Source: an optimization exercise on an open RTL-to-GDS flow (aim: small area). Production flows keep margins and buffers that such runs may drop.
The RTL was checked by simulation tests, not by an equivalence proof against the original design.
Some runs may be left out. An edit can pass the tests and still lose a function that they never use.
No activity file was given, so power comes from the tool's default toggle rates.

===== flow/config.mk =====
export PLATFORM = sky130hd
export DESIGN_NAME = reg_file
export DESIGN_NICKNAME = reg_file
export VERILOG_FILES = /design/flow/design.v
export SDC_FILE = /design/flow/constraint.sdc
export NUM_CORES = 4
export LEC_CHECK = 0
export CAP_MARGIN = 20
export CORE_MARGIN = 2
export CORE_UTILIZATION = 40
export SLEW_MARGIN = 20

===== flow/constraint.sdc =====
create_clock -name core_clock -period 7.0 [get_ports {clk}]
set_input_delay 1.4000 -clock core_clock [delete_from_list [all_inputs] [get_ports {clk}]]
set_output_delay 1.4000 -clock core_clock [all_outputs]
set_load 0.01 [all_outputs]

===== flow/design.v =====
`timescale 1ns / 1ps
module reg_file (
    input clk,
    input reset,
    input we,               
    input [4:0]  rs1,              
    input [4:0]  rs2,              
    input [4:0]  rd,               
    input [31:0] wd,               
    output [31:0] rd1,              
    output [31:0] rd2               
);
    reg [31:0] regs[0:31];
    integer i;
    always @(posedge clk or posedge reset) begin
        if (reset) begin
            for (i = 0; i < 32; i = i + 1)
                regs[i] <= 32'b0;
        end else if (we && rd != 5'd0) begin
            regs[rd] <= wd;   
        end
    end
    assign rd1 = (rs1 == 5'd0) ? 32'b0 : regs[rs1];
    assign rd2 = (rs2 == 5'd0) ? 32'b0 : regs[rs2];
endmodule

===== flow/run.sh =====
#!/bin/bash
# synth_recipe.tcl (not shown) runs the flow's synth.tcl, then flattens the netlist and writes it again
# the make line also repeats each setting of config.mk as NAME=value (left out here)
make -C /OpenROAD-flow-scripts/flow DESIGN_CONFIG=/design/flow/config.mk WORK_HOME=/design/flow/orfs CLKGATE_MAP_FILE= SYNTH_SCRIPT=/design/flow/synth_recipe.tcl finish

Run 1, cell density map:
36 x 36 tiles, from black (low) to pale yellow (high), 0 to 100% covered.
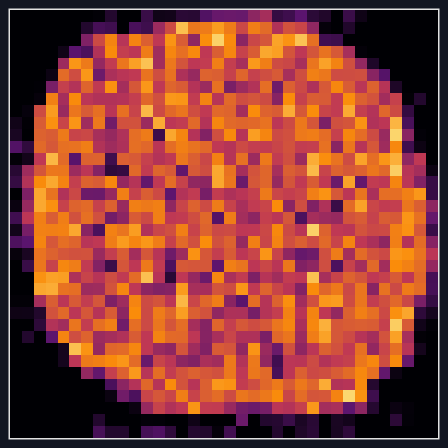
The fullest tile reaches 91%. 17% of the tiles are nearly empty. The mean over all tiles is 44%. 7.6% of the tiles are over 75% full.

Run 1, wires at chosen ports, followed through buffers:
The bar under the picture is 100 µm long.
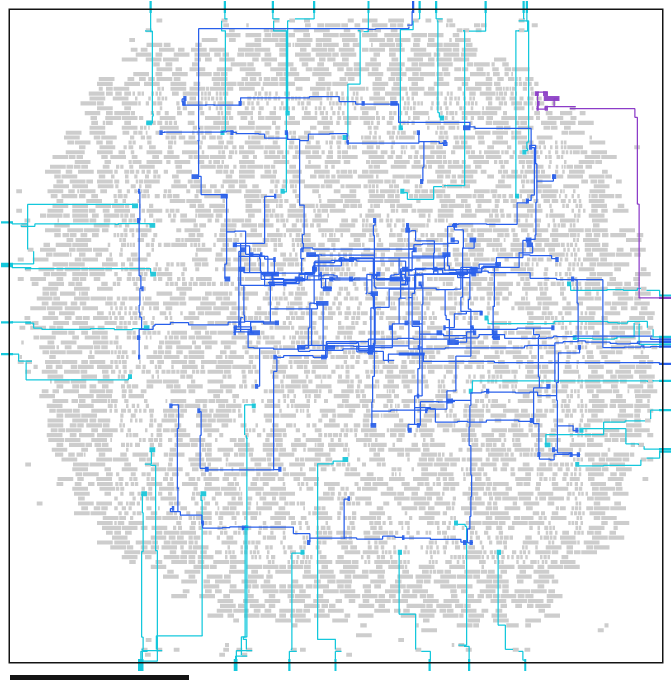
Key: purple = we [bits 1, direction input, edge east, end cells 6, buffers 1, wire 202 µm]; cyan = rd1 [bits 32, direction output, edge 10 south, 10 north, 7 east, 5 west, end cells 32, buffers 34, wire 2900 µm]; blue = rs2 [bits 5, direction input, edge 4 east, 1 north, end cells 125, buffers 17, wire 5770 µm]

Run 1, congestion heat map:
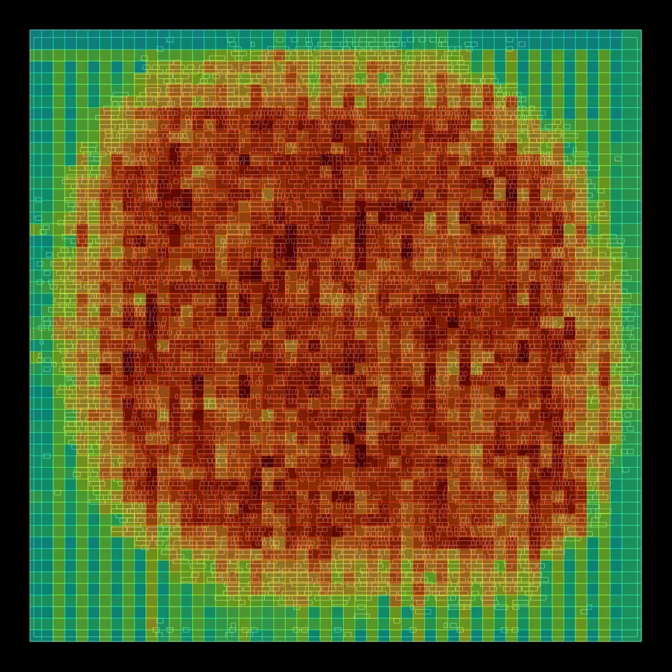
busiest grt layer: met2
GRT met1 Usage: 52.6%
M3 GR Usage: 19.1%
met2 usage: 55.8%

Run 1, cells coloured by class:
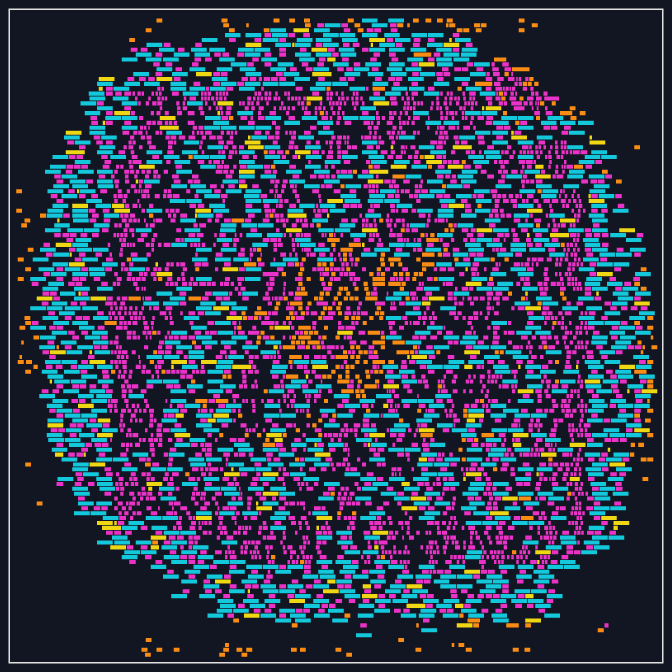
Key: orange = remaining buffers and delay cells [cells 421]; yellow = clock drivers and dummy loads [cells 194]; cyan = sequential cells [cells 992]; magenta = combinational and other logic [cells 3153]

==> impl_metrics.csv, run 1 <==
group,metric,value,unit
run_status,status,"finished clean",
floorplan,core,128000,µm²
pwr,clock_power,6040,µW
global_route,grt_max_degree,143,
clocking,cts.sinks,992,
pwr,seq-power,8060,µW
sta,worst_slack,376,ps
routing,wl_met3,45.9,mm
routing,dr_total_vias,49100,
sta,min_period,6620,ps
routing,wl_met2,109,mm
cells_and_area,multi_input_cells,3133,
global_route,grt.total_usage,41.6,%
sta,max_slew.worst_pin.slew,1330,ps
pwr,top_power_group,"registers",
routing,drt-met1-wl,101,mm
pwr,swShare,30.8,%
clocking,cts_root_buffer,"clkbuf_16",
pwr,pg_comb,2630,µW
worst_setup_path,reg2reg_slack,5980,ps
sta,hold_ws,512,ps
placed_design,placed_area,56200,µm²
synthesis,synth_cells,4649,
worst_setup_path,worst_setup_path_start_kind,"input pin",
sta,setup_viol_count_final,0,
placed_design,dp_slack,537,ps
synthesis,synth_ff_type,"dfrtp_1",
cells_and_area,layout.cells.non_filler,6446,
worst_setup_path,r2r_cells,1,
routing,drt_wl_total,280,mm
cells_and_area,final_common_cell,"mux2_2",
synthesis,synth.area.top_cells,"dfrtp_1 (48%), mux2_2 (22%), nand3_1 (5.8%), a22oi_1 (5.2%), and3_1 (2.8%)",
worst_setup_path,cp-end-kind,"output pin",
worst_setup_path,critPathBufInv,2,
floorplan,fp-row-count,131,
routing,drcViolationCount,0,
worst_setup_path,crit_start,"rs2[3]",
sta,final_max_slew_viol_count,0,
synthesis,synth_top_area_share,48.0,%
synthesis,avgSynthCellArea,11.1,µm²
global_route,grt_antenna_before_repair,24,
floorplan,initial_core_util,40.4,%
clocking,cts_resized,0,
clocking,numCtsBuffers,109,
cells_and_area,largest_cell_class,"multi-input gates",
worst_setup_path,cp_cell_sequence,"clkdlybuf4s50_1 -> nor2b_4 -> and2_2 -> a22oi_1 -> and4_1 -> a31oi_1 -> clkdlybuf4s50_1",
cells_and_area,multi_input_area_share,42.1,%
routing,routed.top_layer,"met5",
synthesis,ys_types,73,
placed_design,portBuffers,113,
floorplan,n_tap_cell,1662,
synthesis,synth_top_family_by_area,"multiplexers",
cells_and_area,syn2layout_area_growth,16.0,%
sta,min_period_over_period,94.6,%
routing,viasPerCell,7.61,
synthesis,yosys.area_share.simple,15.0,%
floorplan,dieArea,132000,µm²
pwr,p_sw,5150,µW
sta,tns,0,ps
pwr,power_frac_comb,15.7,%
routing,drt_iter0_drc,10200,
synthesis,synth_fa_ha_area_share,0,%
hold_path,hold_depth,1,
sta,skew,0,ps
worst_setup_path,crit_top_cell,"clkdlybuf4s50_1",
cells_and_area,nNonClkInverters,20,
synthesis,synth_xor_area_share,0,%
cells_and_area,regMostFlops,"regs",
global_route,grt_pass1_vias,45800,
clocking,clkTransAtPathRegs,60,ps
cells_and_area,final-clk-cell-share,6.08,%
cells_and_area,multi_input_area,25200,µm²
pwr,irDropWorstVdd,0.218,mV
worst_setup_path,endpoint,"rd2[11]",
cells_and_area,final_nets,4727,
pwr,p_clk_share,36.1,%
cells_and_area,drive_gt1_share,33.7,%
floorplan,dieHeight,364,µm
cells_and_area,final_cell_area,60000,µm²
synthesis,ys_ff_latch,992,
routing,wl_per_cell,43.5,µm
cells_and_area,nFlopsAndLatches,992,
placed_design,hpwl,174,mm
synthesis,synth_common_cells,"mux2_2 (993), dfrtp_1 (992), nand3_1 (598)",
cells_and_area,final_core_utilization,46.9,%
pwr,leakage,0.0258,µW
pwr,p_seq_share,48.2,%
sta,rsz0062_at_grt,"false",
==> run 2, diff against run 1 <==
==> flow/design.v (replaced) <==
`timescale 1ns / 1ps
module reg_file (
    input clk,
    input reset,
    input we,               
    input [4:0]  rs1,              
    input [4:0]  rs2,              
    input [4:0]  rd,               
    input [31:0] wd,               
    output [31:0] rd1,              
    output [31:0] rd2               
);
    reg  [31:0] regs [1:31];
    reg  [31:1] valid;
    always @(posedge clk or posedge reset) begin
        if (reset)
            valid <= 31'b0;
        else if (we && rd != 5'd0)
            valid[rd] <= 1'b1;
    end
    genvar g, b;
    generate
        for (g = 1; g < 32; g = g + 1) begin : gen_reg
            always @(posedge clk)
                if (we && rd == g)
                    regs[g] <= wd;
        end
    endgenerate
    reg [31:1] sel1, sel2;
    integer i;
    always @* begin
        for (i = 1; i < 32; i = i + 1) begin
            sel1[i] = (rs1 == i) & valid[i];
            sel2[i] = (rs2 == i) & valid[i];
        end
    end
    generate
        for (b = 0; b < 32; b = b + 1) begin : gen_bit
            wire [31:1] q;
            for (g = 1; g < 32; g = g + 1) begin : gen_q
                assign q[g] = regs[g][b];
            end
            rf_read_bit u_r1 (.sel(sel1), .q(q), .y(rd1[b]));
            rf_read_bit u_r2 (.sel(sel2), .q(q), .y(rd2[b]));
        end
    endgenerate
endmodule
module rf_read_bit (
    input  [31:1] sel,
    input  [31:1] q,
    output        y
);
    wire [10:0] n;    
    genvar k;
    generate
        for (k = 0; k < 10; k = k + 1) begin : gen_aoi
            rf_aoi222 u (.a1(sel[3*k+1]), .a2(q[3*k+1]),
                         .b1(sel[3*k+2]), .b2(q[3*k+2]),
                         .c1(sel[3*k+3]), .c2(q[3*k+3]), .y(n[k]));
        end
    endgenerate
    rf_nand2 u_n2 (.a(sel[31]), .b(q[31]), .y(n[10]));
    wire [2:0] p;
    rf_nand4 u_p0 (.a(n[0]), .b(n[1]), .c(n[2]), .d(n[3]), .y(p[0]));
    rf_nand4 u_p1 (.a(n[4]), .b(n[5]), .c(n[6]), .d(n[7]), .y(p[1]));
    rf_nand3 u_p2 (.a(n[8]), .b(n[9]), .c(n[10]), .y(p[2]));
    rf_or3   u_o  (.a(p[0]), .b(p[1]), .c(p[2]), .y(y));
endmodule
module rf_aoi222 (input a1, a2, b1, b2, c1, c2, output y);
    assign y = ~((a1 & a2) | (b1 & b2) | (c1 & c2));
endmodule
module rf_nand2 (input a, b, output y);
    assign y = ~(a & b);
endmodule
module rf_nand3 (input a, b, c, output y);
    assign y = ~(a & b & c);
endmodule
module rf_nand4 (input a, b, c, d, output y);
    assign y = ~(a & b & c & d);
endmodule
module rf_or3 (input a, b, c, output y);
    assign y = a | b | c;
endmodule
--- a/flow/config.mk
+++ b/flow/config.mk
@@ -9,3 +9,5 @@
 export CORE_MARGIN = 2
-export CORE_UTILIZATION = 40
+export CORE_UTILIZATION = 50
 export SLEW_MARGIN = 20
+export SYNTH_HIERARCHICAL = 1
+export SYNTH_MINIMUM_KEEP_SIZE = 0
Run 2, cell density map:
29 x 29 tiles, from black (low) to pale yellow (high), 0 to 100% covered.
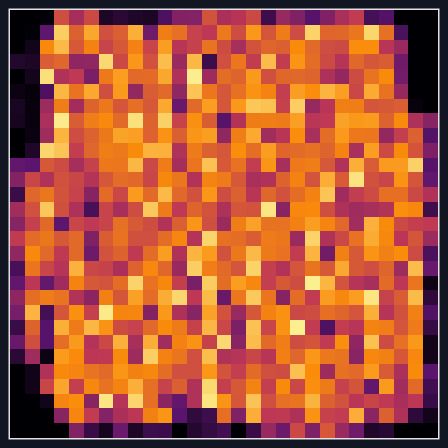
4.9% of the tiles are nearly empty. The fullest tile reaches 97%. The mean over all tiles is 55%. 19% of the tiles are over 75% full.

Run 2, clock network drawn from the DEF:
The bar under the picture is 100 µm long.
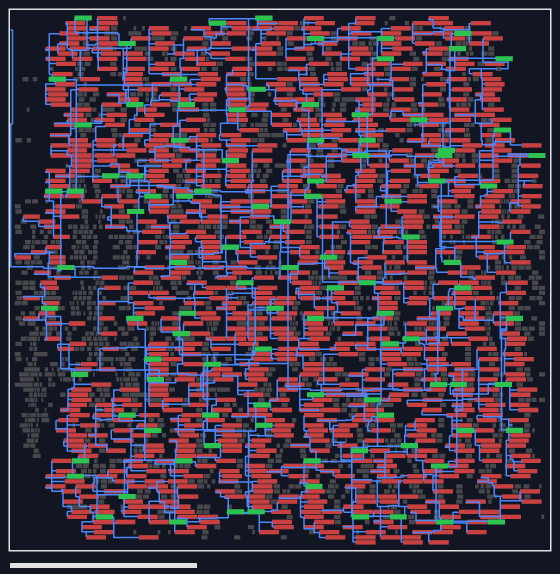
Key: green = clock drivers [count 103]; red = flip-flops [count 1023]; blue = clock wires [length 11300 µm]
Position of the flops: spread over the die.

Run 2, wires at chosen ports, followed through buffers:
The bar under the picture is 100 µm long.
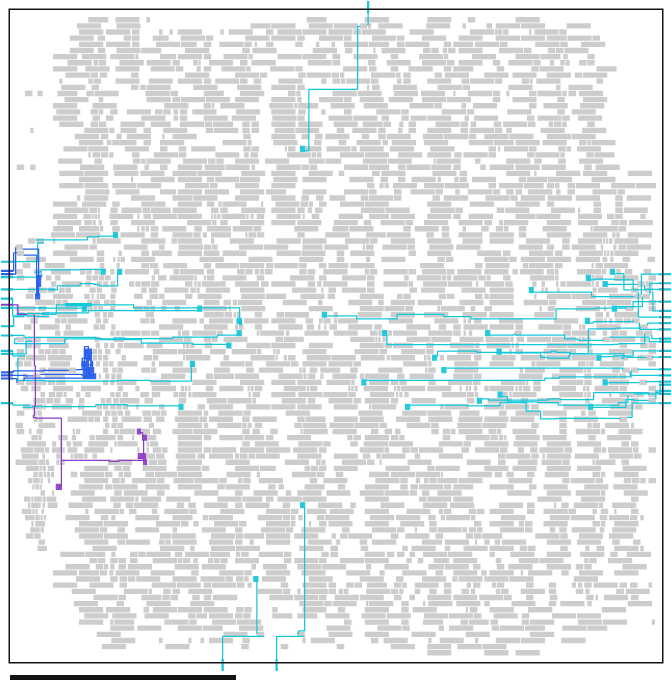
I/O Buffers: 113
boundary pin count: 114

==> impl_metrics.csv, run 2 <==
group,metric,value,unit
pwr,irDropWorstVdd,0.227,mV
sta,worst_slack,613,ps
global_route,grt.met2_usage,54.3,%
pwr,clock_power,5390,µW
routing,wl_met2,67.5,mm
synthesis,synth_fa_ha_area_share,0.371,%
routing,routed.top_layer,"met5",
routing,drt_iter0_drc,8067,
cells_and_area,layout.cells.non_filler,3712,
routing,first_pass_iters,14,
sta,min_period_over_period,91.2,%
floorplan,fp-row-count,104,
routing,wl_met3,21.3,mm
cells_and_area,largest_cell_class,"registers",
floorplan,core,80300,µm²
pwr,power_frac_comb,7.6,%
worst_setup_path,crit_start,"rs1[0]",
floorplan,n_tap_cell,1060,
worst_setup_path,crit_path_max_fanout,32,
cells_and_area,syn2layout_area_growth,17.2,%
worst_setup_path,critPathBufInv,2,
synthesis,synth_common_cells,"edfxtp_1 (992), a222oi_1 (640), nand4_1 (131)",
cells_and_area,final_common_cell,"edfxtp_1",
cells_and_area,drive_gt1_share,14.1,%
clocking,cts_resized,0,
clocking,cts_root_buffer,"clkbuf_16",
synthesis,synth.area.top_cells,"edfxtp_1 (74%), a222oi_1 (16%), nand4_1 (2.0%), dfrtp_1 (1.9%), or3_1 (1.0%)",
placed_design,placed_area,44200,µm²
routing,viasPerCell,8.15,
placed_design,dp_slack,744,ps
clocking,numCtsBuffers,103,
routing,dr_total_vias,30200,
sta,min_period,6390,ps
worst_setup_path,cp-end-kind,"output pin",
sta,hold_ws,486,ps
cells_and_area,regMostFlops,"regs",
synthesis,synth_top_area_share,73.6,%
clocking,clkTransAtPathRegs,60,ps
global_route,grt.total_usage,35.6,%
routing,drt-met1-wl,51.8,mm
synthesis,synth_top_family_by_area,"compound AO/OA/AOI/OAI gates",
floorplan,dieArea,83300,µm²
floorplan,dieHeight,289,µm
sta,setup_viol_count_final,0,
synthesis,ys_ff_latch,1023,
cells_and_area,nNonClkInverters,9,
worst_setup_path,reg2reg_slack,6220,ps
cells_and_area,multi_input_cells,1205,
floorplan,initial_core_util,50.4,%
cells_and_area,multi_input_area,10100,µm²
cells_and_area,final-clk-cell-share,6.89,%
synthesis,synth_cells,2245,
floorplan,die_x,289,µm
routing,drcViolationCount,0,
synthesis,ys_types,53,
worst_setup_path,endpoint,"rd1[31]",
sta,final_max_slew_viol_count,0,
pwr,seq-power,6950,µW
cells_and_area,largest_reg_flops,992,
worst_setup_path,r2r_cells,1,
global_route,gr-usage-met3,7.72,%
placed_design,hpwl,90.2,mm
cells_and_area,final_cell_area,47400,µm²
synthesis,synth_ff_type,"edfxtp_1",
global_route,grt_max_degree,33,
global_route,grt_antenna_before_repair,7,
worst_setup_path,critical_path.max_stage_delay,630,ps
worst_setup_path,crit_top_cell,"clkdlybuf4s50_1",
global_route,grt_pass1_vias,29300,
worst_setup_path,crit_cells,7,
sta,tns,0,ps
global_route,grt_busiest_layer,"met2",
run_status,status,"finished clean",
pwr,p_seq_share,52.1,%
sta,skew,0,ps
cells_and_area,nFlopsAndLatches,1023,
pwr,pg_comb,1010,µW
routing,wl_per_cell,40.7,µm
cells_and_area,final_nets,2625,
global_route,use_met1,47.7,%
pwr,p_sw,3050,µW
worst_setup_path,worst_setup_path_start_kind,"input pin",
routing,drt_wl_total,151,mm
pwr,swShare,22.9,%
synthesis,avgSynthCellArea,18.0,µm²
cells_and_area,multi_input_area_share,21.3,%
worst_setup_path,cp_cell_sequence,"clkdlybuf4s50_1 -> and3b_1 -> and3_2 -> a222oi_1 -> nand4_1 -> or3_1 -> clkdlybuf4s50_1",
synthesis,synth_xor_area_share,0.130,%
sta,rsz0062_at_grt,"false",
pwr,top_power_group,"registers",
clocking,cts.sinks,1023,
sta,max_slew.worst_pin.slew,1200,ps
pwr,leakage,0.0153,µW
cells_and_area,final_core_utilization,59.1,%
hold_path,hold_depth,1,
==> run 3, diff against run 2 <==
--- a/flow/design.v
+++ b/flow/design.v
@@ -14,2 +14,7 @@
     reg  [31:1] valid;
+    wire [31:1] wen;        
+    wire [31:1] sel1, sel2;  
+    rf_wdec u_wdec (.en(we), .a(rd), .y(wen));
+    rf_dec u_dec1 (.a(rs1), .v(valid), .y(sel1));
+    rf_dec u_dec2 (.a(rs2), .v(valid), .y(sel2));
     always @(posedge clk or posedge reset) begin
@@ -17,4 +22,4 @@
             valid <= 31'b0;
-        else if (we && rd != 5'd0)
-            valid[rd] <= 1'b1;
+        else
+            valid <= valid | wen;
     end
@@ -24,3 +29,3 @@
             always @(posedge clk)
-                if (we && rd == g)
+                if (wen[g])
                     regs[g] <= wd;
@@ -28,10 +33,2 @@
     endgenerate
-    reg [31:1] sel1, sel2;
-    integer i;
-    always @* begin
-        for (i = 1; i < 32; i = i + 1) begin
-            sel1[i] = (rs1 == i) & valid[i];
-            sel2[i] = (rs2 == i) & valid[i];
-        end
-    end
     generate
@@ -62,7 +59,8 @@
     rf_nand2 u_n2 (.a(sel[31]), .b(q[31]), .y(n[10]));
-    wire [2:0] p;
+    wire [1:0] p;
+    wire       m;
     rf_nand4 u_p0 (.a(n[0]), .b(n[1]), .c(n[2]), .d(n[3]), .y(p[0]));
     rf_nand4 u_p1 (.a(n[4]), .b(n[5]), .c(n[6]), .d(n[7]), .y(p[1]));
-    rf_nand3 u_p2 (.a(n[8]), .b(n[9]), .c(n[10]), .y(p[2]));
-    rf_or3   u_o  (.a(p[0]), .b(p[1]), .c(p[2]), .y(y));
+    rf_nor2  u_m  (.a(p[0]), .b(p[1]), .y(m));
+    rf_nand4 u_o  (.a(m), .b(n[8]), .c(n[9]), .d(n[10]), .y(y));
 endmodule
@@ -74,4 +72,4 @@
 endmodule
-module rf_nand3 (input a, b, c, output y);
-    assign y = ~(a & b & c);
+module rf_nor2 (input a, b, output y);
+    assign y = ~(a | b);
 endmodule
@@ -80,4 +78,41 @@
 endmodule
-module rf_or3 (input a, b, c, output y);
-    assign y = a | b | c;
+module rf_wdec (
+    input         en,
+    input  [4:0]  a,
+    output [31:1] y
+);
+    wire [3:0] lo_n;    
+    wire [7:0] hi_n;    
+    genvar j, k;
+    generate
+        for (j = 0; j < 4; j = j + 1) begin : gen_lo
+            assign lo_n[j] = ~(en & (a[1:0] == j));
+        end
+        for (k = 0; k < 8; k = k + 1) begin : gen_hi
+            assign hi_n[k] = ~(a[4:2] == k);
+        end
+        for (j = 1; j < 32; j = j + 1) begin : gen_y
+            assign y[j] = ~(lo_n[j % 4] | hi_n[j / 4]);
+        end
+    endgenerate
 endmodule
+module rf_dec (
+    input  [4:0]  a,
+    input  [31:1] v,
+    output [31:1] y
+);
+    wire [3:0] lo_n;    
+    wire [7:0] hi_n;    
+    genvar j, k;
+    generate
+        for (j = 0; j < 4; j = j + 1) begin : gen_lo
+            assign lo_n[j] = ~(a[1:0] == j);
+        end
+        for (k = 0; k < 8; k = k + 1) begin : gen_hi
+            assign hi_n[k] = ~(a[4:2] == k);
+        end
+        for (j = 1; j < 32; j = j + 1) begin : gen_y
+            assign y[j] = ~(lo_n[j % 4] | hi_n[j / 4]) & v[j];
+        end
+    endgenerate
+endmodule
--- a/flow/config.mk
+++ b/flow/config.mk
@@ -10,2 +10,5 @@
 export CORE_UTILIZATION = 50
+export CTS_BUF_LIST = sky130_fd_sc_hd__clkbuf_8
+export CTS_CLUSTER_DIAMETER = 60
+export CTS_CLUSTER_SIZE = 15
 export SLEW_MARGIN = 20
Run 3, the routed nets:
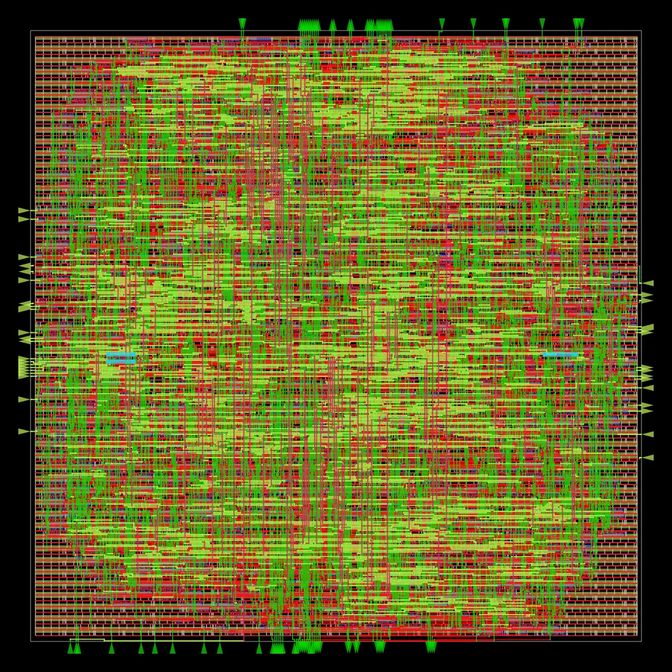
uppermost routed layer: met5
wire per inst: 42.2 µm
vias: 29100
met2 WL post-DR: 65.0 mm
DRT Wirelength: 150 mm

Run 3, wires at chosen ports, followed through buffers:
The bar under the picture is 100 µm long.
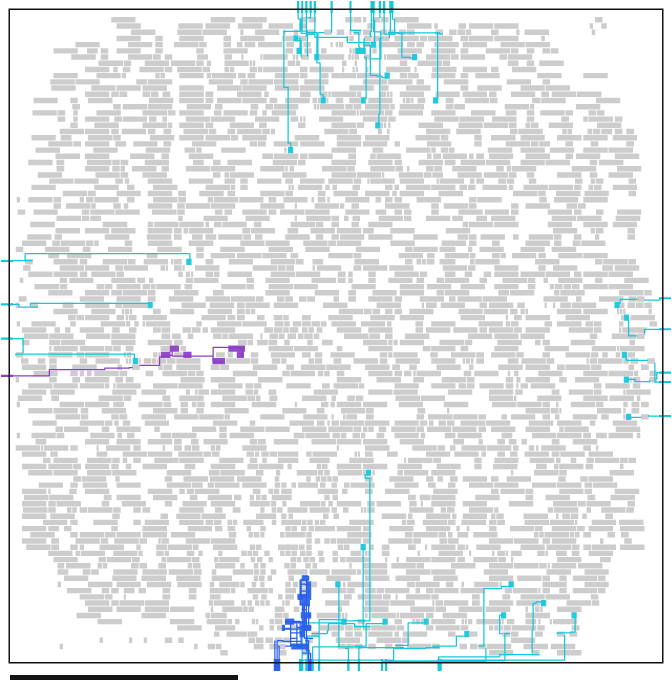
Key: blue = rs2 [bits 5, direction input, edge south, end cells 16, buffers 5, wire 270 µm]; purple = we [bits 1, direction input, edge west, end cells 8, buffers 1, wire 126 µm]; cyan = rd1 [bits 32, direction output, edge 13 north, 11 south, 5 east, 3 west, end cells 32, buffers 32, wire 1610 µm]

Run 3, congestion heat map:
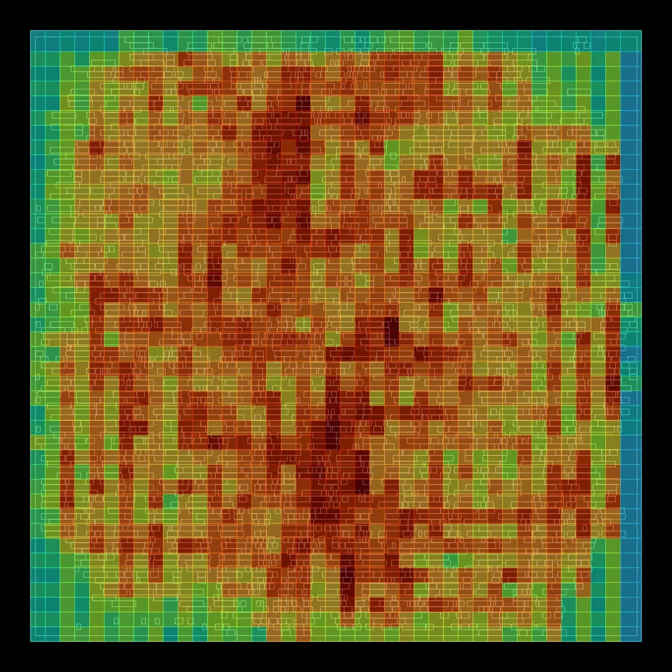
M3 GR Usage: 12.3%
All-Layer GR Usage: 35.9%
GRT met1 Usage: 49.1%
utilization after layout: 56.6%

==> impl_metrics.csv, run 3 <==
group,metric,value,unit
worst_setup_path,critical_path.max_stage_delay,630,ps
synthesis,synth_top_family_by_area,"compound AO/OA/AOI/OAI gates",
placed_design,hpwl,86.1,mm
floorplan,core,78900,µm²
cells_and_area,layout.cells.non_filler,3561,
sta,tns,0,ps
cells_and_area,drive_gt1_share,12.7,%
worst_setup_path,reg2reg_slack,6230,ps
clocking,cts_root_buffer,"clkbuf_8",
cells_and_area,regMostFlops,"regs",
placed_design,dp_slack,706,ps
sta,worst_slack,590,ps
floorplan,fp-row-count,103,
worst_setup_path,cp-end-kind,"output pin",
pwr,pg_comb,844,µW
routing,first_pass_iters,12,
global_route,grt.met2_usage,53.0,%
synthesis,synth_fa_ha_area_share,0,%
clocking,cts_resized,0,
sta,skew,0,ps
pwr,leakage,0.0137,µW
run_status,status,"finished clean",
worst_setup_path,endpoint,"rd1[11]",
sta,max_slew.worst_pin.slew,1200,ps
floorplan,io_pins,114,
floorplan,dieArea,81700,µm²
synthesis,synth_xor_area_share,0,%
routing,drt-met1-wl,53.2,mm
sta,hold_ws,482,ps
synthesis,avgSynthCellArea,18.4,µm²
worst_setup_path,cp_cell_sequence,"clkdlybuf4s50_1 -> and3b_1 -> and3_2 -> a222oi_1 -> nand4_1 -> nor2_1 -> nand4_1 -> clkdlybuf4s50_1",
synthesis,synth_cells,2155,
synthesis,ys_ff_latch,1023,
sta,final_max_slew_viol_count,0,
worst_setup_path,crit_start,"rs1[3]",
clocking,clkTransAtPathRegs,90,ps
routing,wl_met3,25.3,mm
worst_setup_path,worst_setup_path_start_kind,"input pin",
floorplan,initial_core_util,50.4,%
cells_and_area,nFlopsAndLatches,1023,
cells_and_area,syn2layout_area_growth,12.4,%
cells_and_area,final_common_cell,"edfxtp_1",
routing,drcViolationCount,0,
cells_and_area,largest_reg_flops,992,
routing,drt_iter0_drc,8033,
cells_and_area,nNonClkInverters,1,
global_route,grt_pass1_vias,28200,
==> run 4, diff against run 3 <==
==> flow/flow/run.sh (new file) <==
#!/bin/bash
# The standard ORFS layout (standard.sh, unchanged synthesis), with three
# area-oriented changes passed to ORFS as variables:
#  - ports are buffered with buf_2 instead of the default buffer cell,
#  - CTS uses clkbuf_8 with small, compact sink clusters and no dummy loads,
#  - global routing recovers power (downsizes cells off critical paths).
set -euo pipefail
export BUFFER_PORTS_ARGS="-buffer_cell sky130_fd_sc_hd__buf_2"
export CTS_ARGS="-sink_clustering_enable -repair_clock_nets -dont_use_dummy_load -buf_list sky130_fd_sc_hd__clkbuf_8 -sink_clustering_size 15 -sink_clustering_max_diameter 60"
export RECOVER_POWER=100
bash standard.sh finish > flow_make.log 2>&1
==> flow/standard.sh (new file) <==
#!/bin/bash
# synth_recipe.tcl (not shown) runs the flow's synth.tcl, then flattens the netlist and writes it again
# the make line also repeats each setting of config.mk as NAME=value (left out here)
make -C /OpenROAD-flow-scripts/flow DESIGN_CONFIG=/design/flow/config.mk WORK_HOME=/design/flow/orfs CLKGATE_MAP_FILE= SYNTH_SCRIPT=/design/flow/synth_recipe.tcl "${@:-finish}"
removed: flow/run.sh
Run 4, cell density map:
29 x 29 tiles, from black (low) to pale yellow (high), 0 to 100% covered.
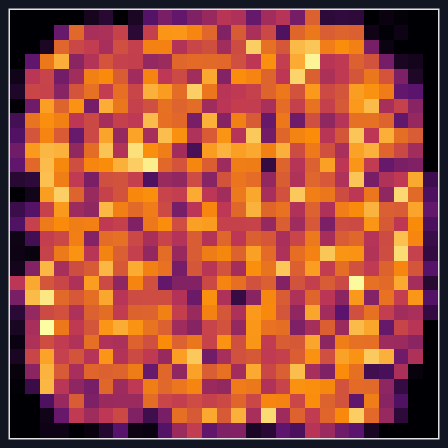
The fullest tile reaches 100%. 6.7% of the tiles are nearly empty. The mean over all tiles is 51%. 16% of the tiles are over 75% full.

Run 4, clock network drawn from the DEF:
The bar under the picture is 100 µm long.
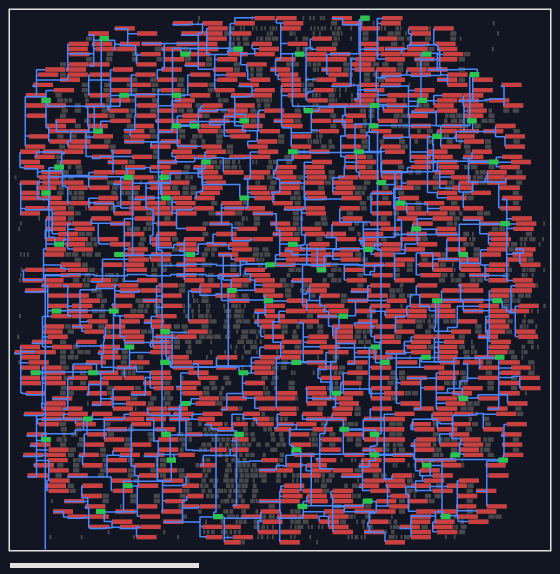
Key: red = flip-flops [count 1023]; blue = clock wires [length 11000 µm]; green = clock drivers [count 81]
There are 82 routed clock nets. Position of the flops: spread over the die.

Run 4, cells coloured by class:
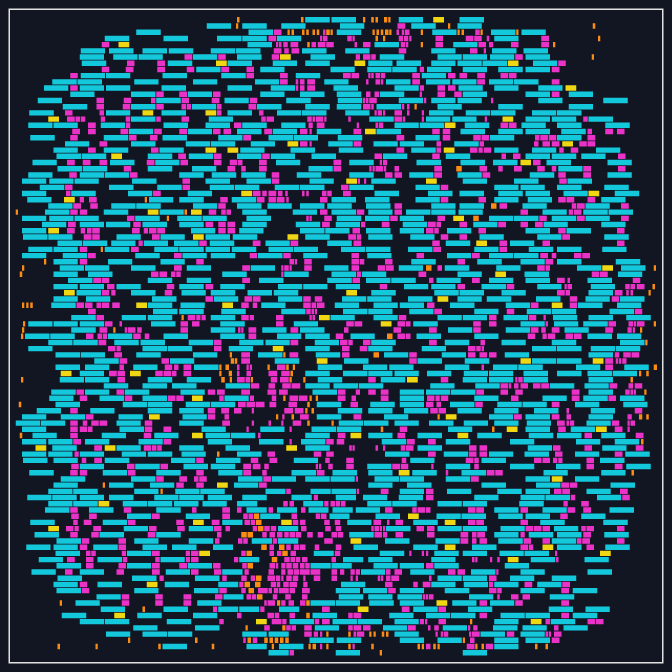
Key: yellow = clock drivers [cells 81]; orange = remaining buffers and delay cells [cells 167]; magenta = combinational and other logic [cells 1129]; cyan = sequential cells [cells 1023]

==> impl_metrics.csv, run 4 <==
group,metric,value,unit
cells_and_area,nNonClkInverters,1,
pwr,pg_comb,732,µW
worst_setup_path,endpoint,"rd2[5]",
cells_and_area,final_cell_mix,"edfxtp_1 (992), a222oi_1 (640), nand4_1 (193), clkbuf_1 (125), clkbuf_8 (81)",
cells_and_area,final_core_utilization,54.6,%
clocking,cts_tree,"yes",
global_route,grt.total_usage,35.6,%
global_route,grt_pass1_vias,28100,
sta,max_slew.worst_pin.slew,3410,ps
worst_setup_path,rr_startpoint,"valid[15]$_DFF_PP0_",
worst_setup_path,cp-end-kind,"output pin",
global_route,grt_busiest_layer,"met2",
worst_setup_path,worst_setup_path_start_kind,"input pin",
cells_and_area,largest_reg_flops,992,
routing,drcViolationCount,0,
clocking,numCtsBuffers,81,
routing,wl_met2,63.9,mm
floorplan,dieArea,81700,µm²
synthesis,synth_top_family_by_area,"compound AO/OA/AOI/OAI gates",
clocking,cts_resized,0,
sta,final_max_slew_viol_count,1639,
run_status,status,"failed layout checks",
worst_setup_path,reg2reg_slack,6250,ps
synthesis,synth_nets,2205,
cells_and_area,multi_input_area,9330,µm²
clocking,clkTransAtPathRegs,80,ps
routing,wl_met3,26.2,mm
worst_setup_path,critical_path.max_stage_delay,1530,ps
sta,tns,0,ps
cells_and_area,drive_gt1_share,8.25,%
sta,worst_slack,760,ps
worst_setup_path,crit_path_max_fanout,32,
cells_and_area,final_cell_area,43100,µm²
hold_path,min_to,"valid[4]$_DFF_PP0_",
cells_and_area,regMostFlops,"regs",
cells_and_area,layout.cells.non_filler,3453,
placed_design,hpwl,80.0,mm
cells_and_area,clkbuf_count,81,
worst_setup_path,cp_cell_sequence,"buf_2 -> nor2b_1 -> and3_1 -> a222oi_1 -> nand4_1 -> nor2_1 -> nand4_1 -> clkbuf_1",
worst_setup_path,crit_start,"rs2[1]",
synthesis,synth_xor_area_share,0,%
routing,drt_iter0_drc,7745,
job,cap_viol_max_count,59,
placed_design,portBuffers,113,
global_route,use_met1,48.7,%
clocking,ctsLongestPathBuffers,3,
cells_and_area,nFlopsAndLatches,1023,
sta,setup_viol_count_final,0,
routing,first_pass_iters,13,
routing,wl_per_cell,43.2,µm
synthesis,ys_ff_latch,1023,
pwr,power_frac_comb,6.9,%
global_route,gr-usage-met3,13.2,%
global_route,grt.met2_usage,50.9,%
floorplan,io_pins,114,
run_status,failed_checks,"max-capacitance violations, max-slew violations",
floorplan,fp-row-count,103,
routing,drt_wl_total,149,mm
cells_and_area,final_nets,2452,
placed_design,dp_slack,1590,ps
global_route,grt_pass1_wl,206,mm
synthesis,ys_types,22,
floorplan,initial_core_util,50.4,%
synthesis,synth_fa_ha_area_share,0,%
synthesis,synth_cells,2155,
routing,drt-met1-wl,51.8,mm
pwr,leakage,0.0128,µW
clocking,cts_root_buffer,"clkbuf_8",
pwr,clock_power,2910,µW
worst_setup_path,cp.required,5600,ps
worst_setup_path,worst_ep_arrival_time,4840,ps
synthesis,avgSynthCellArea,18.4,µm²
cells_and_area,syn2layout_area_growth,8.45,%
floorplan,core,78900,µm²
floorplan,die_x,286,µm
sta,hold_ws,486,ps
global_route,grt_max_degree,34,
routing,dr_total_vias,28800,
sta,skew,0,ps
global_route,gr-total-overflow,0,
cells_and_area,final_common_cell,"edfxtp_1",
cells_and_area,multi_input_area_share,21.7,%
routing,routed.top_layer,"met5",
==> run 5, diff against run 4 <==
==> flow/flow/run.sh (replaced) <==
#!/bin/bash
# The standard ORFS layout (standard.sh, unchanged synthesis), with two
# area-oriented changes passed to ORFS as variables:
#  - ports are buffered with buf_2 instead of the default buffer cell,
#  - CTS uses clkbuf_8 with small, compact sink clusters and no dummy loads.
# ORFS writes each tool's log under orfs/logs/; make's output goes to
# flow_make.log.
set -euo pipefail
export BUFFER_PORTS_ARGS="-buffer_cell sky130_fd_sc_hd__buf_2"
export CTS_ARGS="-sink_clustering_enable -repair_clock_nets -dont_use_dummy_load -buf_list sky130_fd_sc_hd__clkbuf_8 -sink_clustering_size 15 -sink_clustering_max_diameter 60"
bash standard.sh finish > flow_make.log 2>&1
Run 5, wires at chosen ports, followed through buffers:
The bar under the picture is 100 µm long.
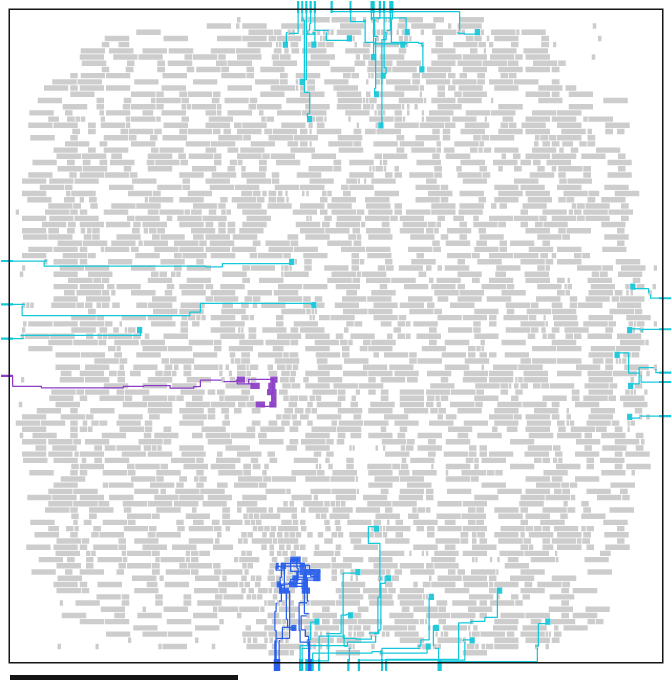
Key: blue = rs2 [bits 5, direction input, edge south, end cells 16, buffers 5, wire 374 µm]; cyan = rd1 [bits 32, direction output, edge 13 north, 11 south, 5 east, 3 west, end cells 32, buffers 32, wire 1510 µm]; purple = we [bits 1, direction input, edge west, end cells 8, buffers 1, wire 152 µm]

Run 5, cells coloured by class:
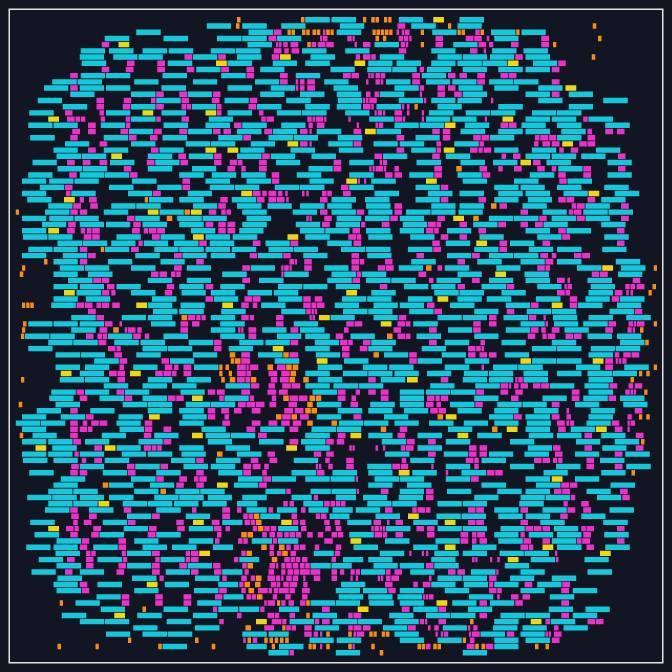
Key: cyan = sequential cells [cells 1023]; yellow = clock drivers [cells 81]; magenta = combinational and other logic [cells 1129]; orange = remaining buffers and delay cells [cells 167]

Run 5, congestion heat map:
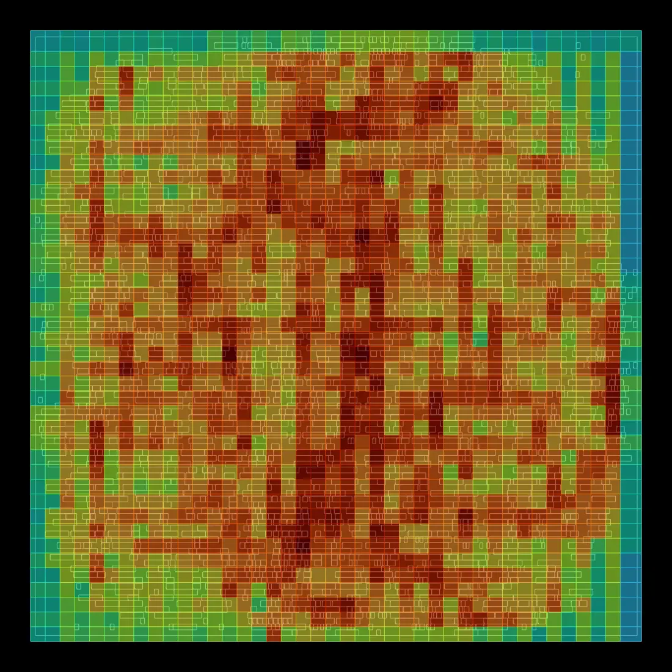
GRT met1 Usage: 48.7%
M3 GR Usage: 13.2%

==> impl_metrics.csv, run 5 <==
group,metric,value,unit
synthesis,ys_ff_latch,1023,
worst_setup_path,worst_ep_arrival_time,4150,ps
sta,worst_slack,1450,ps
synthesis,synth_xor_area_share,0,%
clocking,clkTransAtPathRegs,90,ps
sta,hold_ws,487,ps
floorplan,fp-row-count,103,
routing,drcViolationCount,0,
hold_path,hold_depth,1,
global_route,grt_pass1_vias,28100,
synthesis,synth_top_family_by_area,"compound AO/OA/AOI/OAI gates",
worst_setup_path,endpoint,"rd1[18]",
floorplan,dieArea,81700,µm²
pwr,clock_power,2900,µW
placed_design,dp_slack,1590,ps
worst_setup_path,reg2reg_slack,6260,ps
sta,max_slew.worst_pin.slew,1270,ps
worst_setup_path,cp-end-kind,"output pin",
hold_path,min_to,"valid[26]$_DFF_PP0_",
clocking,ctsLongestPathBuffers,3,
pwr,seq-power,6880,µW
global_route,grt.met2_usage,50.9,%
cells_and_area,final_nets,2452,
synthesis,synth_nets,2205,
routing,wl_met3,25.8,mm
global_route,gr-total-overflow,0,
pwr,p_int,8060,µW
cells_and_area,seq_share,70.4,%
routing,drt_wl_total,148,mm
sta,setup_viol_count_final,0,
cells_and_area,regMostFlops,"regs",
routing,wl_per_cell,43.0,µm
routing,drt-met1-wl,51.9,mm
synthesis,synth_fa_ha_area_share,0,%
cells_and_area,final_cell_mix,"edfxtp_1 (992), a222oi_1 (640), nand4_1 (193), buf_2 (113), clkbuf_8 (81)",
global_route,grt_antenna_before_repair,15,
sta,skew,0,ps
floorplan,die_x,286,µm
cells_and_area,nFlopsAndLatches,1023,
placed_design,hpwl,80.0,mm
pwr,pg_comb,754,µW
routing,first_pass_iters,13,
clocking,cts_root_buffer,"clkbuf_8",
floorplan,io_pins,114,
cells_and_area,multi_input_area_share,21.7,%
worst_setup_path,cp_cell_sequence,"buf_2 -> nor3b_2 -> and3_2 -> a222oi_1 -> nand4_1 -> nor2_1 -> nand4_1 -> buf_2",
synthesis,synth_compound_area_share,16.1,%
routing,drt_iter0_drc,7922,
cells_and_area,final_common_cell,"edfxtp_1",
cells_and_area,nNonClkInverters,1,
worst_setup_path,crit_path_max_fanout,32,
clocking,cts_resized,0,
global_route,grt_busiest_layer,"met2",
worst_setup_path,cp.required,5600,ps
global_route,grt_pass1_wl,206,mm
floorplan,core,78900,µm²
cells_and_area,final_core_utilization,55.0,%
cells_and_area,layout.cells.non_filler,3454,
routing,wl_met2,63.3,mm
global_route,grt_max_degree,34,
cells_and_area,clkbuf_count,81,
sta,final_max_slew_viol_count,0,
routing,dr_total_vias,28700,
floorplan,initial_core_util,50.4,%
worst_setup_path,crit_start,"rs1[4]",
run_status,status,"finished clean",
hold_path,min-delay-start,"valid[26]$_DFF_PP0_",
clocking,numCtsBuffers,81,
synthesis,avgSynthCellArea,18.4,µm²
pwr,leakage,0.0132,µW
synthesis,synth_cells,2155,
sta,tns,0,ps
global_route,grt.total_usage,35.6,%
synthesis,ys_types,22,
cells_and_area,multi_input_area,9430,µm²
job,cap_viol_max_count,0,
pwr,power_frac_comb,7.2,%
cells_and_area,drive_gt1_share,14.1,%
==> run 6, diff against run 5 <==
==> flow/flow/run.sh (replaced) <==
#!/bin/bash
# The standard ORFS layout (standard.sh, unchanged synthesis), with these
# area-oriented changes passed to ORFS as variables:
#  - ports are buffered with buf_2 instead of the default buffer cell, and
#    before resizing the output ports' buffers become buf_1 (pre_resize.tcl),
#  - CTS uses clkbuf_8 with small, compact sink clusters and no dummy loads.
# ORFS writes each tool's log under orfs/logs/; make's output goes to
# flow_make.log.
set -euo pipefail
HERE=$(cd "$(dirname "${BASH_SOURCE[0]}")" && pwd)
export BUFFER_PORTS_ARGS="-buffer_cell sky130_fd_sc_hd__buf_2"
export PRE_RESIZE_TCL="$HERE/pre_resize.tcl"
export CTS_ARGS="-sink_clustering_enable -repair_clock_nets -dont_use_dummy_load -buf_list sky130_fd_sc_hd__clkbuf_8 -sink_clustering_size 15 -sink_clustering_max_diameter 60"
bash standard.sh finish > flow_make.log 2>&1
==> flow/flow/pre_resize.tcl (new file) <==
# Output ports drive only the 0.01 pF pin load: use buf_1 for their port
# buffers (repair_design, which follows, fixes any violation this makes).
foreach port [get_ports -filter "direction == output"] {
  set net [get_nets [get_full_name $port]]
  foreach pin [get_pins -of_objects $net] {
    if {[get_property $pin direction] ne "output"} continue
    set inst [get_cells -of_objects $pin]
    if {[string match "*/sky130_fd_sc_hd__buf_2" [get_full_name [get_lib_cells -of_objects $inst]]]} {
      replace_cell $inst sky130_fd_sc_hd__buf_1
    }
  }
}
Run 6, congestion heat map:
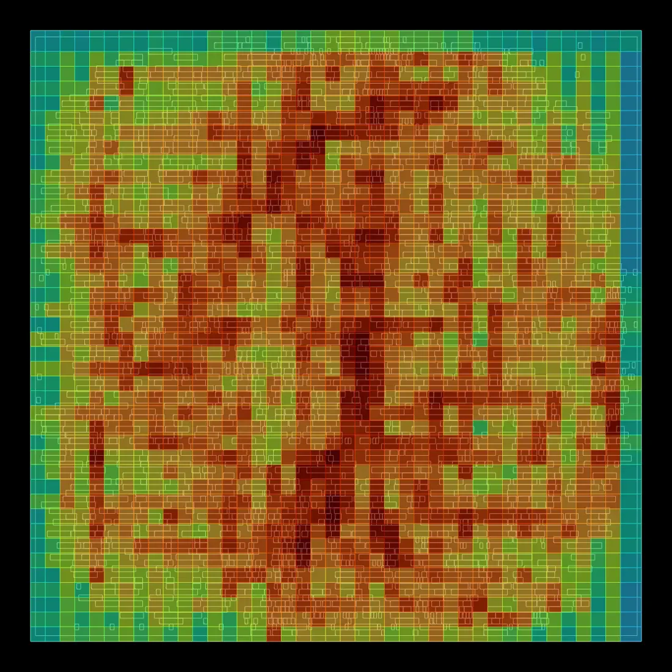
All-Layer GR Usage: 35.5%
met2 usage: 51.0%

Run 6, cell density map:
29 x 29 tiles, from black (low) to pale yellow (high), 0 to 100% covered.
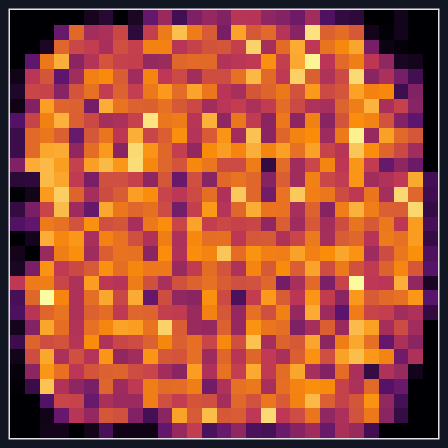
15% of the tiles are over 75% full. 6.7% of the tiles are nearly empty. The mean over all tiles is 51%.

Run 6, wires at chosen ports, followed through buffers:
The bar under the picture is 100 µm long.
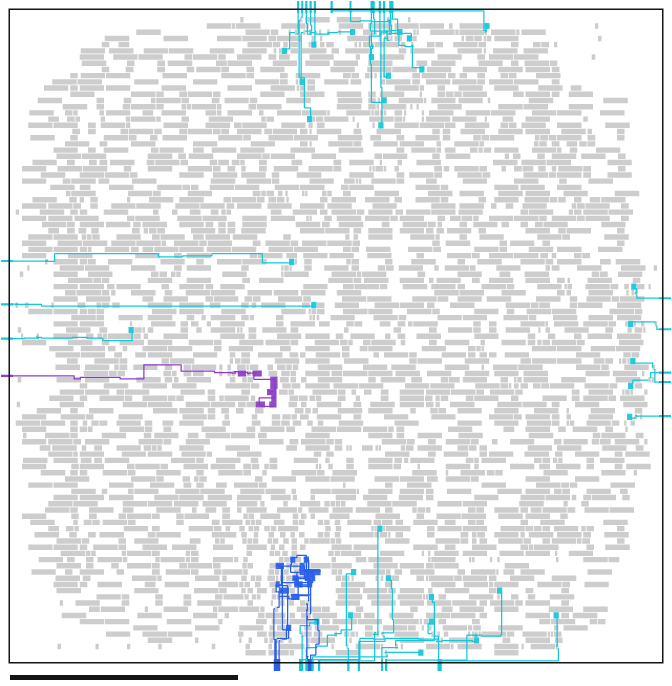

==> impl_metrics.csv, run 6 <==
group,metric,value,unit
run_status,status,"finished clean",
clocking,cts_resized,0,
worst_setup_path,cp_cell_sequence,"buf_2 -> nor3b_2 -> and3_2 -> a222oi_1 -> nand4_1 -> nor2_1 -> nand4_1 -> buf_1",
routing,drt-met1-wl,51.8,mm
sta,max_slew.worst_pin.slew,1270,ps
floorplan,initial_core_util,50.4,%
global_route,grt_pass1_vias,28100,
floorplan,core,78900,µm²
global_route,grt_antenna_before_repair,12,
sta,tns,0,ps
worst_setup_path,crit_path_max_fanout,32,
pwr,clock_power,2900,µW
synthesis,synth_compound_area_share,16.1,%
pwr,power_frac_comb,7.0,%
sta,worst_slack,1360,ps
pwr,seq-power,6880,µW
routing,wl_met2,64.0,mm
synthesis,avgSynthCellArea,18.4,µm²
worst_setup_path,endpoint,"rd1[18]",
cells_and_area,final_common_cell,"edfxtp_1",
global_route,gr-total-overflow,0,
floorplan,io_pins,114,
cells_and_area,layout.cells.non_filler,3457,
cells_and_area,nFlopsAndLatches,1023,
clocking,cts_root_buffer,"clkbuf_8",
clocking,numCtsBuffers,81,
routing,first_pass_iters,13,
routing,drt_iter0_drc,7777,
cells_and_area,multi_input_area_share,21.7,%
global_route,grt_pass1_wl,205,mm
cells_and_area,clkbuf_count,81,
job,cap_viol_max_count,0,
routing,wl_per_cell,42.9,µm
floorplan,dieArea,81700,µm²
hold_path,hold_depth,1,
cells_and_area,regMostFlops,"regs",
cells_and_area,seq_share,70.5,%
sta,skew,0,ps
clocking,clkTransAtPathRegs,60,ps
routing,wl_met3,26.0,mm
cells_and_area,nNonClkInverters,1,
placed_design,hpwl,80.1,mm
global_route,gr-usage-met3,13.8,%
pwr,pg_comb,739,µW
synthesis,synth_fa_ha_area_share,0,%
floorplan,die_x,286,µm
synthesis,ys_types,22,
worst_setup_path,reg2reg_slack,6260,ps
==> run 7, diff against run 6 <==
--- a/flow/flow/run.sh
+++ b/flow/flow/run.sh
@@ -12,3 +12,3 @@
 export PRE_RESIZE_TCL="$HERE/pre_resize.tcl"
-export CTS_ARGS="-sink_clustering_enable -repair_clock_nets -dont_use_dummy_load -buf_list sky130_fd_sc_hd__clkbuf_8 -sink_clustering_size 15 -sink_clustering_max_diameter 60"
+export CTS_ARGS="-sink_clustering_enable -repair_clock_nets -dont_use_dummy_load -buf_list sky130_fd_sc_hd__clkbuf_8 -sink_clustering_size 17 -sink_clustering_max_diameter 60"
 bash standard.sh finish > flow_make.log 2>&1
Run 7, wires at chosen ports, followed through buffers:
The bar under the picture is 100 µm long.
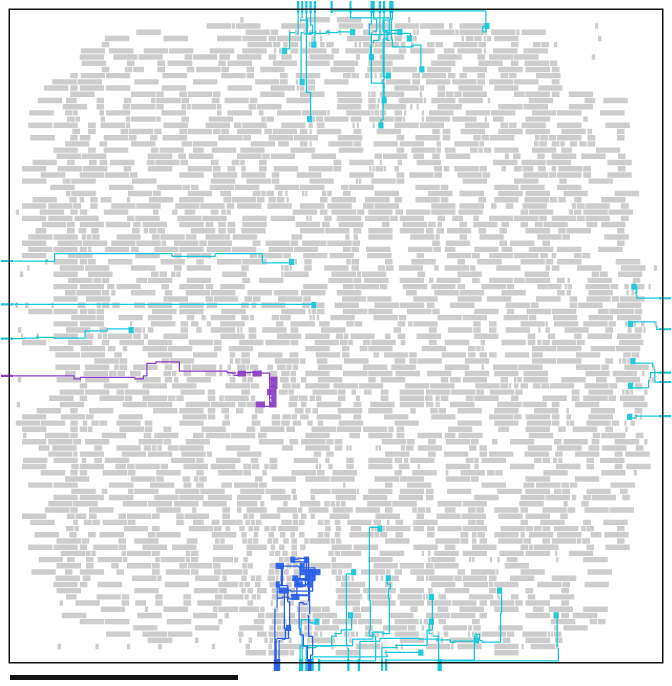
Key: cyan = rd1 [bits 32, direction output, edge 13 north, 11 south, 5 east, 3 west, end cells 32, buffers 32, wire 1540 µm]; purple = we [bits 1, direction input, edge west, end cells 8, buffers 1, wire 159 µm]; blue = rs2 [bits 5, direction input, edge south, end cells 16, buffers 5, wire 386 µm]

Run 7, cell density map:
29 x 29 tiles, from black (low) to pale yellow (high), 0 to 100% covered.
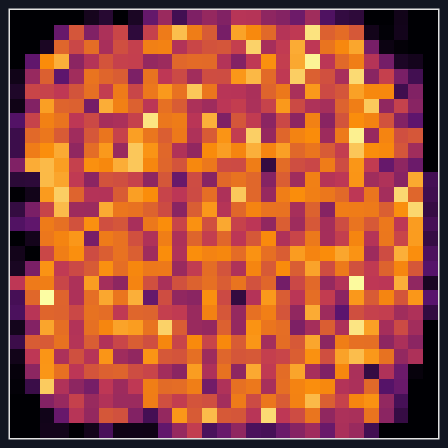
core region area: 78900 µm²
Initial Util: 50.4%
utilization after layout: 54.8%

Run 7, cells coloured by class:
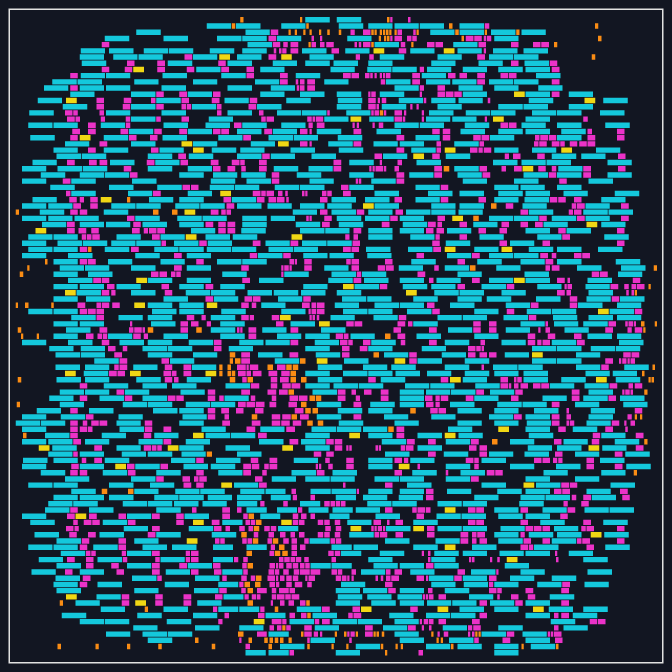
Finished Cell Area: 43200 µm²
fraction of area in registers: 70.7%
FP Rows: 103

==> impl_metrics.csv, run 7 <==
group,metric,value,unit
global_route,grt_antenna_before_repair,12,
floorplan,die_x,286,µm
cells_and_area,clkbuf_count,75,
run_status,status,"finished clean",
global_route,grt.total_usage,35.5,%
synthesis,avgSynthCellArea,18.4,µm²
routing,first_pass_iters,14,
global_route,gr-total-overflow,0,
routing,wl_met2,63.6,mm
clocking,clkTransAtPathRegs,60,ps
synthesis,synth_compound_area_share,16.1,%
worst_setup_path,reg2reg_slack,6260,ps
pwr,pg_comb,739,µW
sta,skew,0,ps
pwr,p_clk_share,26.9,%
pwr,leakage,0.0129,µW
clocking,cts.sinks,1023,
hold_path,hold_depth,1,
sta,tns,0,ps
clocking,cts_root_buffer,"clkbuf_8",
sta,max_slew.worst_pin.slew,1280,ps
cells_and_area,nNonClkInverters,1,
pwr,seq-power,6880,µW
synthesis,synth_fa_ha_area_share,0,%
cells_and_area,multi_input_area_share,21.8,%
placed_design,placed_area,42200,µm²
routing,wl_per_cell,43.0,µm
cells_and_area,layout.cells.non_filler,3450,
worst_setup_path,cp_cell_sequence,"buf_2 -> nor3b_2 -> and3_2 -> a222oi_1 -> nand4_1 -> nor2_1 -> nand4_1 -> buf_1",
cells_and_area,nFlopsAndLatches,1023,
global_route,grt_pass1_vias,28000,
floorplan,io_pins,114,
job,cap_viol_max_count,0,
synthesis,yosysSeqAreaShare,77.0,%
global_route,grt.met2_usage,51.0,%
floorplan,dieArea,81700,µm²
global_route,grt_pass1_wl,205,mm
routing,drt-met1-wl,51.5,mm
sta,worst_slack,1430,ps
synthesis,ys_types,22,
clocking,cts_resized,0,
placed_design,hpwl,80.1,mm
worst_setup_path,crit_path_max_fanout,32,
cells_and_area,regMostFlops,"regs",
global_route,gr-usage-met3,14.1,%

==> screenshots <==
The routed nets.
shot_01.png
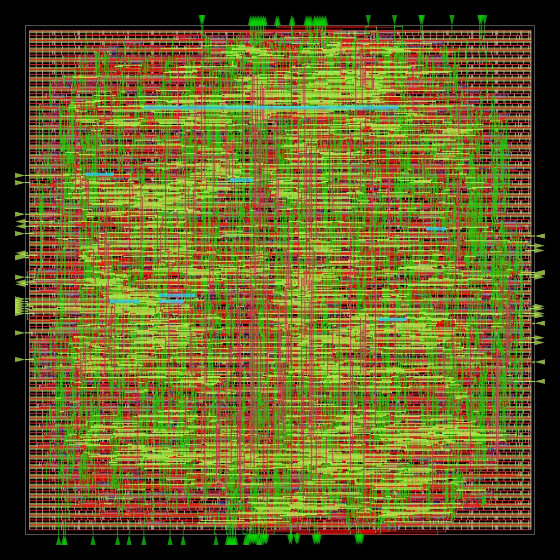
shot_02.png
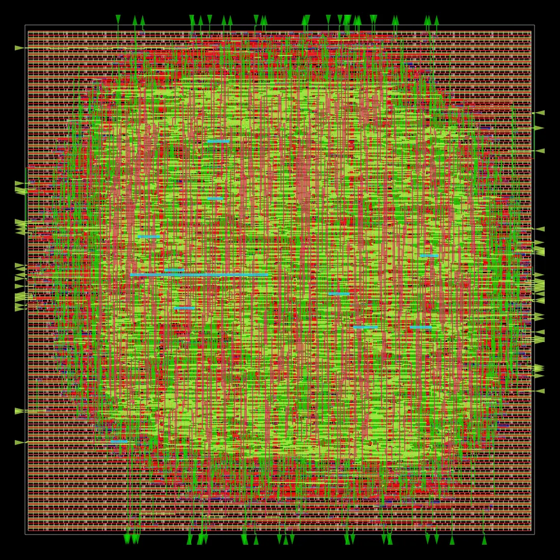
shot_03.png
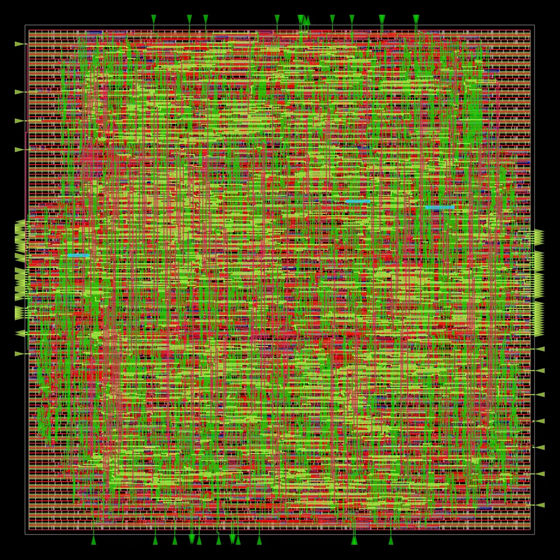
shot_02.png -> run 1
shot_03.png -> run 2
shot_01.png -> run 5


## Gallery

Congestion heat map.
(a)
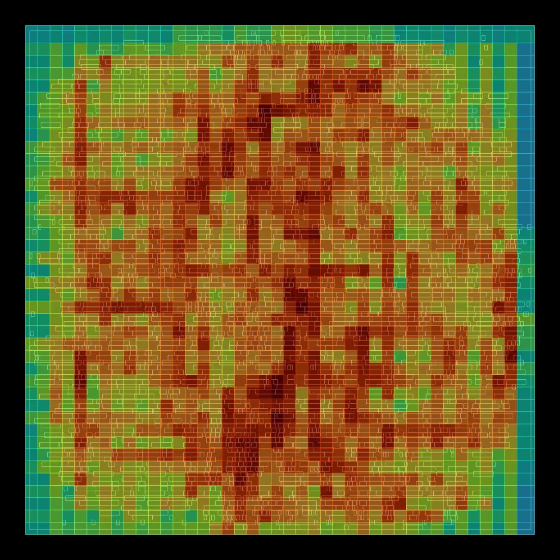
(b)
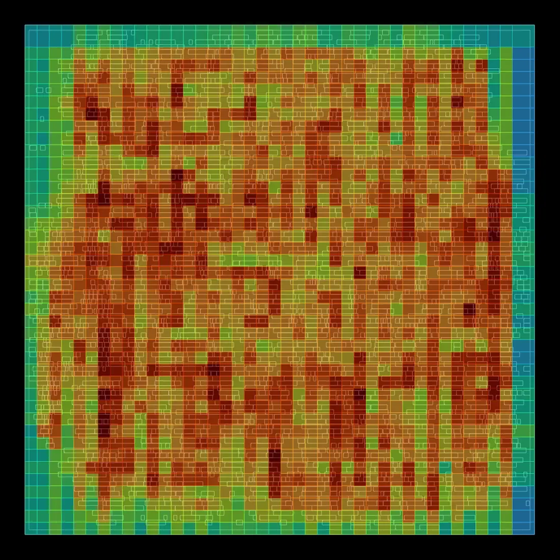
(a) -> run 7
(b) -> run 2

[what the ideal ports hide]
Ports are ideal in the flow. The routed layouts listed here were re-timed in OpenROAD. Step 1 assumes that a clkbuf_16 drives the clock port and a buf_2 every other input. Step 2, shift: input delay + t, output delay - t, t = (earliest + latest rising clock arrival at the registers) / 2. This alone moves slack from input paths to output paths. Three values: no drivers, after step 1, after step 2; two values: the first two.
run | t, ns | setup WS [ns] | worst register clock-pin slew, ns | slew violations | pins driven straight from the clock port
run 1 | 0.856 | 0.376 / 0.259 / 0.259 | 0.07 / 0.07 | 0 / 0 | 1
run 2 | 0.726 | 0.613 / 0.588 / 0.588 | 0.06 / 0.06 | 0 / 0 | 1
run 3 | 0.768 | 0.590 / 0.566 / 0.566 | 0.10 / 0.10 | 0 / 0 | 1
run 4 | 0.775 | 0.760 / 0.715 / 0.715 | 0.10 / 0.10 | 1639 / 1641 | 1
run 5 | 0.764 | 1.451 / 1.428 / 1.428 | 0.10 / 0.10 | 0 / 0 | 1
run 6 | 0.758 | 1.360 / 1.334 / 1.334 | 0.10 / 0.10 | 0 / 0 | 1
run 7 | 0.746 | 1.429 / 1.382 / 1.382 | 0.11 / 0.11 | 0 / 0 | 1
With drivers on, slew violations rise in run 4. The setup slack of run 1, which loses most, moves by -0.117 ns with the drivers and by -0.117 ns with both steps.
